This is an optimization exercise on Yosys and OpenROAD, whose aim is small area, not a production implementation.
In this exercise RTL edits were held to simulation tests only and were not proved equivalent to the original.
Power is estimated from default activity; no workload was simulated.

$ cat design/flow/design.v
module SignExtension 
 #(parameter input_width  = 16,
             output_width = 32)
 (
   input    wire   [input_width - 1:0]    in,
   output   wire   [output_width - 1:0]    out
  );
localparam sign_bit_location      = input_width  - 1;
localparam sign_bit_replication_count  = output_width - input_width;
assign out = {{sign_bit_replication_count{in[sign_bit_location]}}, in};
endmodule
module Mux21 
#(parameter Data_Width = 32)
(
  input     wire    [Data_Width - 1:0]   A, B,
  input     wire                         sel,
  output    wire    [Data_Width - 1:0]   out
  );
assign out = sel ? B : A;
endmodule
module ALU 
  #(parameter Data_Width = 32)
  (
    input   wire   [Data_Width - 1:0]    operand0, operand1,
    input   wire   [4:0]                 shamt,
    input   wire   [3:0]                 alu_control,
    output  reg    [Data_Width - 1:0]    result,
    output  reg                          overflow, 
    output  wire                         zero
  );
assign zero     = (result == 'b0);
always @(*)
  begin
    overflow = 1'b0;
    result   =  'b0;
    case (alu_control)
      4'b0000: result = operand0 & operand1;
      4'b0001: result = operand0 | operand1;
      4'b0010: result = operand0 ^ operand1;
      4'b0011: result = ~(operand0 | operand1);
      4'b0100: result = operand0 + operand1;
      4'b0101: {overflow,result} = $signed (operand0) + $signed (operand1); 
      4'b0110: result = operand0 - operand1;
      4'b0111: {overflow,result} = $signed (operand0) - $signed (operand1); 
      4'b1000: result = ($signed (operand0) < $signed (operand1));
      4'b1001: result = operand1 << shamt;
      4'b1010: result = operand1 >> shamt;
      4'b1011: result = $signed (operand1) >>> shamt;
      4'b1100: result = operand1 << 16;
      default: result = 'b0;   
    endcase
  end
endmodule
module RegFile 
#(parameter RegFile_Width     = 32,
           AddressBus_width   = 5)
(
  input    wire    [RegFile_Width - 1: 0]    Wdata,
  input    wire    [AddressBus_width - 1:0]  Waddr,
  input    wire                              Wen,
  input    wire    [AddressBus_width - 1:0]  Raddr0, Raddr1,
  input    wire                              clk,
  input    wire                              rst,  
  output   reg     [RegFile_Width - 1: 0]    Rdata0, Rdata1
);
localparam RegFile_Depth = 1 << AddressBus_width;
integer i;
reg   [RegFile_Width - 1:0]  Memory  [0:RegFile_Depth - 1];
always @(*)
  begin
    Rdata0 = Memory[Raddr0];
    Rdata1 = Memory[Raddr1];
  end
always @(posedge clk or posedge rst)
  begin
    if(rst)
      begin
        for (i = 0; i <  RegFile_Depth; i = i + 1)
            begin
              Memory[i] <= 'b0;
            end
      end
   else if (Wen && (Waddr != 'b0)) 
      begin
        Memory[Waddr] <= Wdata;
      end
  end
endmodule
module ProgramCounter (
  input    wire     [3:0]      PC_control,
  input    wire     [31:0]     reg_addr,
  input    wire     [15:0]     branch_offset,
  input    wire     [25:0]     jump_addr,
  input    wire                clk,
  input    wire                rst,
  output   reg      [31:0]     PC
  );
wire    [31:0]     branch_offset_sign_extended;
wire    [31:0]     jump_addr_multiplied_4;
assign jump_addr_multiplied_4 = jump_addr << 2;
SignExtension #(.input_width(16), .output_width(32)) SIGN_Extension (
  .in(branch_offset), .out(branch_offset_sign_extended)
);
always @(posedge clk or posedge rst)
  begin
    if (rst)
      begin
        PC <= 32'b0;
      end
    else
      begin
        case (PC_control)
          4'b0000 : PC <= PC + 32'd4;
          4'b0001 : PC <= {PC[31:28] , jump_addr_multiplied_4[27:0]};
          4'b0010 : PC <= reg_addr;
          4'b0011 : PC <= PC + 32'd4 + (branch_offset_sign_extended << 2);
        endcase
      end
  end
endmodule 
module ControlUnit (
  input    wire   [31:0]    instruction,
  input    wire             alu_zero,
  input    wire             rst,
  output   reg    [3:0]     PC_control,
  output   reg              reg_file_rmux_select,
  output   reg              reg_file_wren,
  output   reg              alu_mux_select,
  output   reg    [4:0]     alu_shamt,
  output   reg    [3:0]     alu_control,
  output   reg    [3:0]     data_mem_wren,
  output   reg              reg_file_dmux_select,
  output   reg              imm_zero_ext
  );
wire   [5:0]     Op_Code;
wire   [5:0]     Function;
localparam R_Type_Instructions = 6'b000000;
localparam ADD                          = 6'b100000;
localparam ADD_UNSIGNED                 = 6'b100001;
localparam SUBTRACT                     = 6'b100010;
localparam SUBTRACT_UNSIGNED            = 6'b100011;
localparam ADD_IMMEDIATE                = 6'b001000;
localparam ADD_IMMEDIATE_UNSIGNED       = 6'b001001;
localparam AND                          = 6'b100100;
localparam AND_IMMEDIATE                = 6'b001100;
localparam OR                           = 6'b100101;
localparam OR_IMMEDIATE                 = 6'b001101;
localparam XOR                          = 6'b100110;
localparam NOR                          = 6'b100111;
localparam SET_ON_LESS_THAN             = 6'b101010;
localparam SET_ON_LESS_THAN_IMMEDIATE   = 6'b001010;
localparam SHIFT_LEFT_LOGICAL           = 6'b000000;
localparam SHIFT_RIGHT_LOGICAL          = 6'b000010;
localparam SHIFT_RIGHT_ARITHMETIC       = 6'b000011;
localparam BRANCH_ON_EQUAL              = 6'b000100;
localparam BRANCH_ON_NOT_EQUAL          = 6'b000101;
localparam JUMP                         = 6'b000010;
localparam JUMP_REGISTER                = 6'b001000;
localparam LOAD_WORD                    = 6'b100011;
localparam LOAD_UPPER_IMMEDIATE         = 6'b001111;
localparam STORE_WORD                   = 6'b101011;
localparam STORE_HALF_WORD              = 6'b101001;
localparam STORE_BYTE                   = 6'b101000;
assign Op_Code   = instruction[31:26];
assign Function  = instruction[5:0];
always @(*)
  begin
    reg_file_rmux_select = 1'b1;
    alu_mux_select       = 1'b0;
    alu_control          = 4'b0;
    alu_shamt            = 4'b0;
    data_mem_wren        = 4'b0;
    reg_file_dmux_select = 1'b0;
    reg_file_wren        = 1'b0;
    PC_control           = 4'b0;
    imm_zero_ext         = 1'b0;
    case (Op_Code)
     R_Type_Instructions : begin
                              reg_file_rmux_select = 1'b1;
                              reg_file_dmux_select = 1'b1;
                              reg_file_wren        = 1'b1;
                              case (Function)
                                (AND)                    : alu_control = 4'b0000;
                                (OR)                     : alu_control = 4'b0001;
                                (XOR)                    : alu_control = 4'b0010;
                                (NOR)                    : alu_control = 4'b0011;
                                (ADD_UNSIGNED)           : alu_control = 4'b0100;
                                (ADD)                    : alu_control = 4'b0101;
                                (SUBTRACT_UNSIGNED)      : alu_control = 4'b0110;
                                (SUBTRACT)               : alu_control = 4'b0111;
                                (SET_ON_LESS_THAN)       : alu_control = 4'b1000;
                                (SHIFT_LEFT_LOGICAL)     : begin
                                                            alu_control = 4'b1001;
                                                            alu_shamt   = instruction[10:6];
                                                           end
                                (SHIFT_RIGHT_LOGICAL)    : begin
                                                            alu_control = 4'b1010;
                                                            alu_shamt   = instruction[10:6];
                                                           end
                                (SHIFT_RIGHT_ARITHMETIC) : begin
                                                            alu_control = 4'b1011;
                                                            alu_shamt   = instruction[10:6];
                                                           end
                                (JUMP_REGISTER)          : begin
                                                            reg_file_wren = 1'b0;
                                                            PC_control    = 4'b0010;
                                                           end
                                default                  : alu_control = 4'b0000;
                              endcase 
                            end
     BRANCH_ON_EQUAL                                : begin
                                                        alu_control = 4'b0110;
                                                        if (alu_zero)
                                                            PC_control  = 4'b0011;
                                                        else
                                                            PC_control  = 4'b0000;
                                                      end
     BRANCH_ON_NOT_EQUAL                            : begin
                                                        alu_control = 4'b0110;
                                                        if (~alu_zero)
                                                            PC_control  = 4'b0011;
                                                        else
                                                            PC_control  = 4'b0000;
                                                      end                                             
     JUMP                                           : begin
                                                        PC_control  = 4'b0001;
                                                      end
     ADD_IMMEDIATE                                  : begin
                                                        alu_control          = 4'b0101;
                                                        reg_file_rmux_select = 1'b0;
                                                        alu_mux_select       = 1'b1;
                                                        reg_file_dmux_select = 1'b1;
                                                        reg_file_wren        = 1'b1;
                                                      end
     ADD_IMMEDIATE_UNSIGNED                         : begin
                                                        alu_control          = 4'b0100;
                                                        reg_file_rmux_select = 1'b0;
                                                        alu_mux_select       = 1'b1;
                                                        reg_file_dmux_select = 1'b1;
                                                        reg_file_wren        = 1'b1;
                                                      end
     AND_IMMEDIATE                                  : begin
                                                        imm_zero_ext         = 1'b1;
                                                        alu_control          = 4'b0000;
                                                        reg_file_rmux_select = 1'b0;
                                                        alu_mux_select       = 1'b1;
                                                        reg_file_dmux_select = 1'b1;
                                                        reg_file_wren        = 1'b1;
                                                      end
     OR_IMMEDIATE                                   : begin
                                                        imm_zero_ext         = 1'b1;
                                                        alu_control          = 4'b0001;
                                                        reg_file_rmux_select = 1'b0;
                                                        alu_mux_select       = 1'b1;
                                                        reg_file_dmux_select = 1'b1;
                                                        reg_file_wren        = 1'b1;
                                                      end                                                                                                  
   SET_ON_LESS_THAN_IMMEDIATE                       : begin
                                                        alu_control          = 4'b1000;
                                                        reg_file_rmux_select = 1'b0;
                                                        alu_mux_select       = 1'b1;
                                                        reg_file_dmux_select = 1'b1;
                                                        reg_file_wren        = 1'b1;
                                                      end                                                                                                  
    LOAD_WORD                                       : begin
                                                        alu_control          = 4'b0100;
                                                        reg_file_rmux_select = 1'b0;
                                                        alu_mux_select       = 1'b1;
                                                        reg_file_dmux_select = 1'b0;
                                                        reg_file_wren        = 1'b1;
                                                      end    
    LOAD_UPPER_IMMEDIATE                            : begin
                                                        alu_control          = 4'b1100;
                                                        reg_file_rmux_select = 1'b0;
                                                        alu_mux_select       = 1'b1;
                                                        reg_file_dmux_select = 1'b1;
                                                        reg_file_wren        = 1'b1;
                                                      end   
    STORE_WORD                                      : begin
                                                        alu_control          = 4'b0100;
                                                        alu_mux_select       = 1'b1;
                                                        reg_file_wren        = 1'b0;
                                                        data_mem_wren        = 4'b1111;
                                                      end
    STORE_HALF_WORD                                 : begin
                                                        alu_control          = 4'b0100;
                                                        alu_mux_select       = 1'b1;
                                                        reg_file_wren        = 1'b0;
                                                        data_mem_wren        = 4'b0011;
                                                      end                                                  
    STORE_BYTE                                      : begin
                                                        alu_control          = 4'b0100;
                                                        alu_mux_select       = 1'b1;
                                                        reg_file_wren        = 1'b0;
                                                        data_mem_wren        = 4'b0001;
                                                      end         
    default                                         : begin
                                                        reg_file_rmux_select = 1'b1;
                                                        alu_mux_select       = 1'b0;
                                                        alu_control          = 4'b0;
                                                        alu_shamt            = instruction[10:6];
                                                        data_mem_wren        = 4'b0;
                                                        reg_file_dmux_select = 1'b0;
                                                        reg_file_wren        = 1'b0;
                                                        PC_control           = 4'b0;
                                                      end                                        
  endcase
end 
endmodule 
module MIPS_CPU (
  input      wire    clk,
  input      wire    rst,
  output     wire    [31:0]    imem_addr,
  input      wire    [31:0]    imem_data,
  output     wire    [31:0]    dmem_addr,
  output     wire    [31:0]    dmem_wdata,
  output     wire    [3:0]     dmem_wen,
  input      wire    [31:0]    dmem_rdata
  );
  wire      [31:0]      pc;
  wire      [31:0]      instruction;
  wire                  alu_zero;
  wire      [3:0]       PC_control;
  wire                  reg_file_rmux_select;
  wire                  reg_file_wren;
  wire                  alu_mux_select;
  wire      [4:0]       alu_shamt;
  wire      [3:0]       alu_control;
  wire      [3:0]       data_mem_wren;
  wire                  reg_file_dmux_select;
  wire      [31:0]      sign_extension_out;
  wire      [4:0]       rmux_out;
  wire      [31:0]      wdata;
  wire      [31:0]      rdata0;
  wire      [31:0]      rdata1;
  wire      [4:0]       mux_out;
  wire      [31:0]      result;
  wire      [31:0]      operand1;
  wire      [31:0]      rdata;
  wire                  overflow;
  wire                  imm_zero_ext;
  wire      [31:0]      imm_ext;
  ProgramCounter PC (
  .PC_control(PC_control),
  .reg_addr(rdata0),
  .branch_offset(instruction[15:0]),
  .jump_addr(instruction[25:0]),
  .clk(clk),
  .rst(rst),
  .PC(pc)
  );
  assign imem_addr   = pc;
  assign instruction = imem_data;
  Mux21 #(.Data_Width(5)) rmux (
  .A(instruction[20:16]), 
  .B(instruction[15:11]),
  .sel(reg_file_rmux_select),
  .out(rmux_out)
  );
  RegFile RF (
  .Wdata(wdata),
  .Waddr(rmux_out),
  .Wen(reg_file_wren),
  .Raddr0(instruction[25:21]),
  .Raddr1(instruction[20:16]),
  .clk(clk),
  .rst(rst),
  .Rdata0(rdata0), 
  .Rdata1(rdata1)
  );
  SignExtension SE (
  .in(instruction[15:0]),
  .out(sign_extension_out)
  );
  Mux21 zmux (
  .A(sign_extension_out),
  .B({16'b0, instruction[15:0]}),
  .sel(imm_zero_ext),
  .out(imm_ext)
  );
  Mux21 mux (
  .A(rdata1), 
  .B(imm_ext),
  .sel(alu_mux_select),
  .out(operand1)
  );
  ALU ALU1 (
  .operand0(rdata0), 
  .operand1(operand1),
  .shamt(alu_shamt),
  .alu_control(alu_control),
  .result(result),
  .overflow(overflow), 
  .zero(alu_zero)
  );
  assign dmem_addr  = result;
  assign dmem_wdata = rdata1;
  assign dmem_wen   = data_mem_wren;
  assign rdata      = dmem_rdata;
  Mux21 dmux (
  .A(rdata), 
  .B(result),
  .sel(reg_file_dmux_select),
  .out(wdata)
  );
  ControlUnit CU (
  .instruction(instruction),
  .alu_zero(alu_zero),
  .rst(rst),
  .PC_control(PC_control),
  .reg_file_rmux_select(reg_file_rmux_select),
  .reg_file_wren(reg_file_wren),
  .alu_mux_select(alu_mux_select),
  .alu_shamt(alu_shamt),
  .alu_control(alu_control),
  .data_mem_wren(data_mem_wren),
  .reg_file_dmux_select(reg_file_dmux_select),
  .imm_zero_ext(imm_zero_ext)
  );
endmodule
$ cat design/flow/run.sh
#!/bin/bash
# synth_recipe.tcl (not shown) runs the flow's synth.tcl, then flattens the netlist and writes it again
# the make line also repeats each setting of config.mk as NAME=value (left out here)
make -C /OpenROAD-flow-scripts/flow DESIGN_CONFIG=/design/flow/config.mk WORK_HOME=/design/flow/orfs CLKGATE_MAP_FILE= SYNTH_SCRIPT=/design/flow/synth_recipe.tcl finish
$ cat design/flow/config.mk
export PLATFORM = sky130hd
export DESIGN_NAME = MIPS_CPU
export DESIGN_NICKNAME = MIPS_CPU
export VERILOG_FILES = /design/flow/design.v
export SDC_FILE = /design/flow/constraint.sdc
export NUM_CORES = 4
export LEC_CHECK = 0
export CAP_MARGIN = 20
export CORE_MARGIN = 2
export CORE_UTILIZATION = 30
export PLACE_DENSITY = 0.5
export SETUP_SLACK_MARGIN = 0.5
export SLEW_MARGIN = 20
$ cat design/flow/constraint.sdc
create_clock -name core_clock -period 12.0 [get_ports {clk}]
set_input_delay 2.4000 -clock core_clock [delete_from_list [all_inputs] [get_ports {clk}]]
set_output_delay 2.4000 -clock core_clock [all_outputs]
set_load 0.01 [all_outputs]
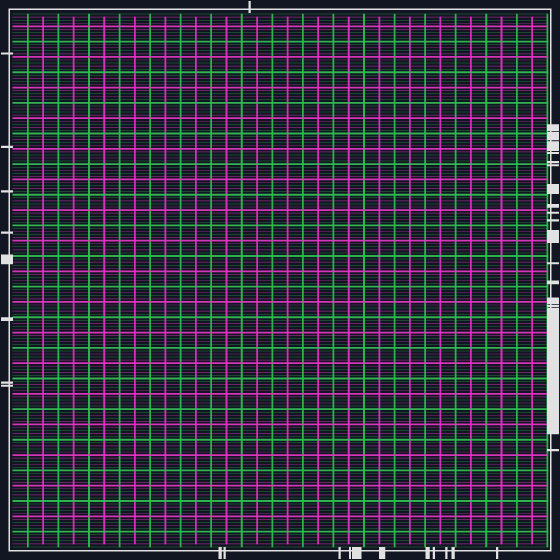
Fig. 1. Power grid.
Pins as bars on the die edge.
net	color
VDD	magenta
VSS	green
met4 straps	35
rows	174
met1 rails	175
met5 straps	34
core area: 224900 sq um
Die Ht: 479.6 um
Die Wd: 479.6 um
Peak VDD IR: 179.9 uV

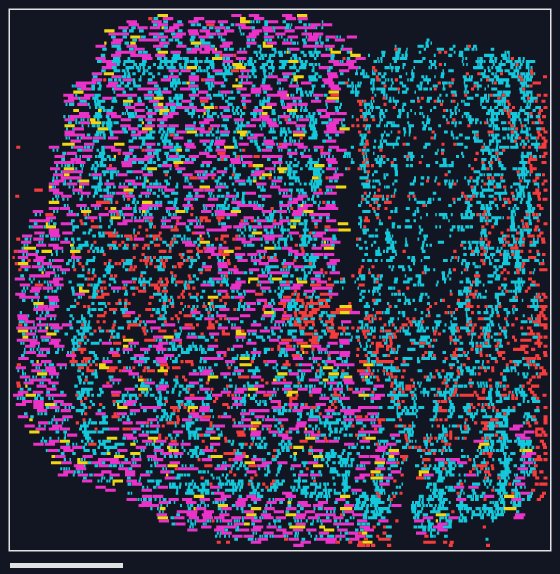
Fig. 2. Cell classes on the final placement.
Scale bar: 100 um.
class	color	cells
combinational and other logic	cyan	6295
clock drivers and dummy loads	yellow	234
sequential cells	magenta	1056
remaining buffers and delay cells	red	1374
design area: 86850 sq um
Finished Core Util: 38.62%
Seq area share: 30.43%
Core Rows: 174

==> flow_metrics.py <==
metrics = {
    "hold_path": {
        "hold_depth": 0,
        "hold_class": "reg2reg",
        "worstHoldEndpoint": "RF.Memory[0][6]$_DFFE_PP0P_",
        "hp-start": "RF.Memory[0][6]$_DFFE_PP0P_",
    },
    "cells_and_area": {
        "instances_no_fill": 11980,
        "multi_input_cells": 6151,
        "regArea_sq_um": 26430,
        "finalNetCount": 9089,
        "drive_above_1_share_pct": 21.24,
        "seq_cell_count": 1056,
        "multi_input_area_share_pct": 45.34,
        "syn_to_final_growth_pct": 27.99,
        "nNonClkBuffers": 1374,
        "clkCellAreaFrac_pct": 5.068,
        "diodes": 25,
        "buf_share_pct": 14.15,
        "multi_input_area_sq_um": 39380,
        "largest_cell_class": "multi-input combinational cells",
        "n_fill_cell": 22740,
        "most-common-layout-cells": "nand2_1, buf_4, o21ai_0",
        "inverters_excl_clock": 144,
        "final.clkbuf_count": 181,
    },
    "power": {
        "powerDensity_nw_per_um2": 146.7,
        "p_sw_uw": 4806,
        "intPower_uw": 7937,
        "p_leak_uw": 0.03891,
        "switching_share_pct": 37.72,
        "pwr-share-comb_pct": 32.0,
        "pwr-share-clk_pct": 32.9,
        "seq_power_share_pct": 35.1,
        "power_uw": 12740,
    },
    "global_routing": {
        "grtUsageTotal_pct": 41.20,
        "grt_max_degree": 161,
        "use_met3_pct": 12.58,
        "met1_usage_pct": 51.60,
        "antenna_found_initial": 48,
        "grt-busiest-layer": "met2",
        "grt_use_met2_pct": 60.06,
        "grt_pass1_wl_um": 654800,
        "grt-ovfl-total": 0,
    },
    "sta": {
        "rsz0062_at_grt": "true",
        "fin_crit_ps": 11560,
        "hold_viol_final": 0,
        "fin_tns_setup_ps": 0,
        "clock.fmax_mhz": 86.51,
        "hold_slack_ps": 408.3,
        "fin_crit_sh_pct": 96.33,
        "relSlewSlack_pct": 11.44,
        "drv_slew": 0,
        "setup_viol_count_final": 0,
        "worst_slack_ps": 440.9,
        "tightest_slew_ps": 1311,
        "fin_worst_skew_ps": 51.27,
    },
    "critical_path": {
        "start_kind": "input port",
        "worstPathMaxFanout": 9,
        "cpMostUsedCell": "buf_4",
        "crit_type": "in2out",
        "worstPathArrival_ps": 9160,
        "worstSetupPathDepth": 31,
        "crit_path_top_delay_cell": "clkdlybuf4s50_1",
        "worstRegToRegCells": 40,
        "reg2reg_slack_ps": 2920,
        "reg2reg_from": "RF.Memory[12][4]$_DFFE_PP0P_",
        "cp-end-kind": "output pin",
        "crit_required_ps": 9600,
        "cp-startpoint": "imem_data[25]",
        "endpoint": "dmem_addr[31]",
        "rr_endpoint": "PC.PC[20]$_DFFE_PP0P_",
        "cpLargestDelayFamily": "buffers and inverters",
        "critPathMaxStageDelay_ps": 480,
    },
    "outcome": {
        "status": "no timing/DRC/antenna violations",
    },
    "flow_run": {
        "cap_violations": 0,
    },
    "logic_synthesis": {
        "syn_area_sq_um": 67860,
        "synth_cell_types": 105,
        "synthArstFlopShare_pct": 100.0,
        "yosysSeqAreaShare_pct": 38.94,
        "ys_seq_elements": 1056,
        "ys.flop_type": "dfrtp_1",
        "synth_nets": 8359,
        "synthCells": 8128,
        "syn_avg_cell_area_sq_um": 8.349,
        "synth_edf_count": 0,
        "ys.warnings.count": 5,
    },
    "placed_design": {
        "place_area_sq_um": 81120,
        "place_congestion": 1.059,
        "preCtsSetupSlack_ps": -433.8,
        "dp_hpwl_um": 356000,
        "place_inst": 11670,
        "portBuffers": 165,
    },
    "floorplan": {
        "dieArea_sq_um": 230000,
        "ios": 166,
        "start_util_pct": 30.17,
        "tap_cells": 2992,
    },
    "drt": {
        "ant_nets": 0,
        "postRouteWirelength_um": 489400,
        "post_drt_wl_per_cell_um": 40.86,
        "vias": 78770,
        "drtIter0Drc": 12180,
        "drcViolationCount": 0,
        "first_pass_iters": 10,
    },
    "clocking": {
        "numCtsBuffers": 131,
        "path_clk_slew_ps": 60,
        "cts_buffer_depth": 3,
        "htreeDepth": 4,
        "cts_root_buf": "clkbuf_16",
        "cts_tree": "yes",
        "clkLatencyLatePin_ps": 850,
        "cts.sinks": 1056,
    },
}
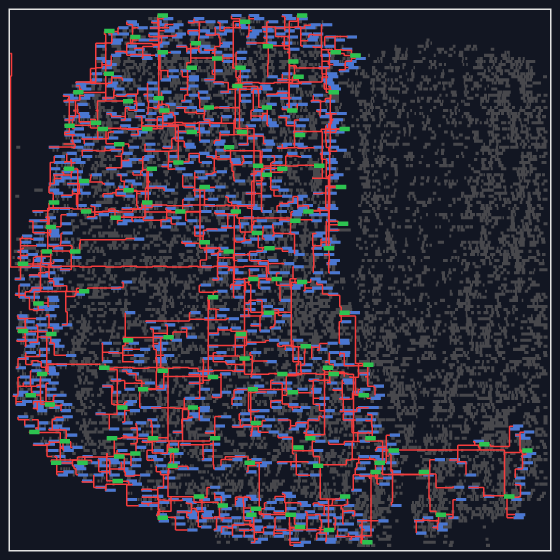
Fig. 3. Clock distribution.
[clock wires] red | length: 16800 um
[flip-flops] blue | count: 1056
[clock drivers] green | count: 131
routed clock nets	132

==> power by group through the flow <==
stage | clock network [uW] | registers, uW | logic (uW)
global route | 4340 | 4510 | 4280
finish | 4200 | 4480 | 4070
detailed placement | 0 | 4510 | 3880
floorplan | 0 | 4320 | 1930
global placement | 0 | 4510 | 3860
CTS | 4200 | 4450 | 3920
==> cells by family (layout without fill, tap and decap cells) <==
| kind of cell | Yosys count | in the layout | synth area share [%] |
|---|---|---|---|
| AOI/OAI and AO/OA | 2836 | 2836 | 27.71 |
| and+or+nand+nor | 2827 | 2827 | 20.12 |
| DFF | 1056 | 1056 | 38.94 |
| buffers and inverters | 921 | 1752 | 5.377 |
| muxes | 177 | 177 | 2.878 |
| adders and majority gates | 165 | 165 | 3.087 |
| xor gates and xnor gates | 146 | 146 | 1.884 |
| other | 0 | 25 | 0 |
==> what timing repair did <==
item                                    in CTS  in global routing
hold endpoints to repair                     0                  0
setup buffers                               26                 19
gates resized for setup                     70                118
pin swaps                                   27                 40
endpoints found under the setup margin      19                 16
==> cells in the mapped netlist, types with 40 or more instances <==
| library cell | count | share of area, % |
|---|---|---|
| clkbuf_1 | 670 | 3.7 |
| a22oi_1 | 296 | 3.3 |
| dfrtp_1 | 1056 | 39 |
| o22ai_1 | 56 | 0.52 |
| a31oi_1 | 46 | 0.42 |
| nor4_1 | 50 | 0.46 |
| a22o_1 | 177 | 2.3 |
| ha_1 | 161 | 3.0 |
| nand2_1 | 1172 | 6.5 |
| o31ai_1 | 40 | 0.44 |
| o211ai_1 | 49 | 0.54 |
| inv_1 | 140 | 0.77 |
| mux2_2 | 131 | 2.2 |
| and3_1 | 370 | 3.4 |
| nor3_1 | 90 | 0.66 |
| a2111oi_0 | 97 | 1.3 |
| a21oi_1 | 325 | 2.4 |
| o21ai_0 | 1085 | 8.0 |
| nand4_1 | 173 | 1.6 |
| a211oi_1 | 78 | 0.86 |
| nand2b_1 | 41 | 0.38 |
| mux2i_1 | 44 | 0.65 |
| buf_2 | 62 | 0.46 |
| nand3_1 | 326 | 2.4 |
| a221oi_1 | 222 | 2.9 |
| nor2_1 | 374 | 2.1 |
| xnor2_1 | 117 | 1.5 |
==> flip-flops by register name, summed over array words and instances (netlist names) <==
name / count
PC.PC: 32
RF.Memory: 1024
==> layer usage <==
metal	part of all wire (%)	vias up
met1	38	38950
met3	12	1833
met2	41	6192
li1	-	31760
met5	0.045	-
met4	8.9	32

port drivers added, routing unchanged:
In the flow no input, the clock included, has a driving cell. The finished layout below was timed again as built, in two steps. Step 1: set_driving_cell puts a clkbuf_16 on clk and a buf_2 on each other input, an assumption about the parent block. Step 2 moves the port delays by t, midway between the first and last clock arrival at a register: inputs arrive t later, outputs are due t later. That takes back most of the time a late clock gives input paths. Three values: ideal ports, drivers, drivers and shift; two values: the first two.
t, ns: 0.909
setup WS [ns]: 0.441 / 0.399 / 0.268
clock arrival spread, ns: 0.052 / 0.051
worst register clock-pin slew, ns: 0.07 / 0.07
After both steps this run still meets setup and hold. For this run, drivers alone change the setup slack by -0.042 ns; drivers and shift together by -0.173 ns.
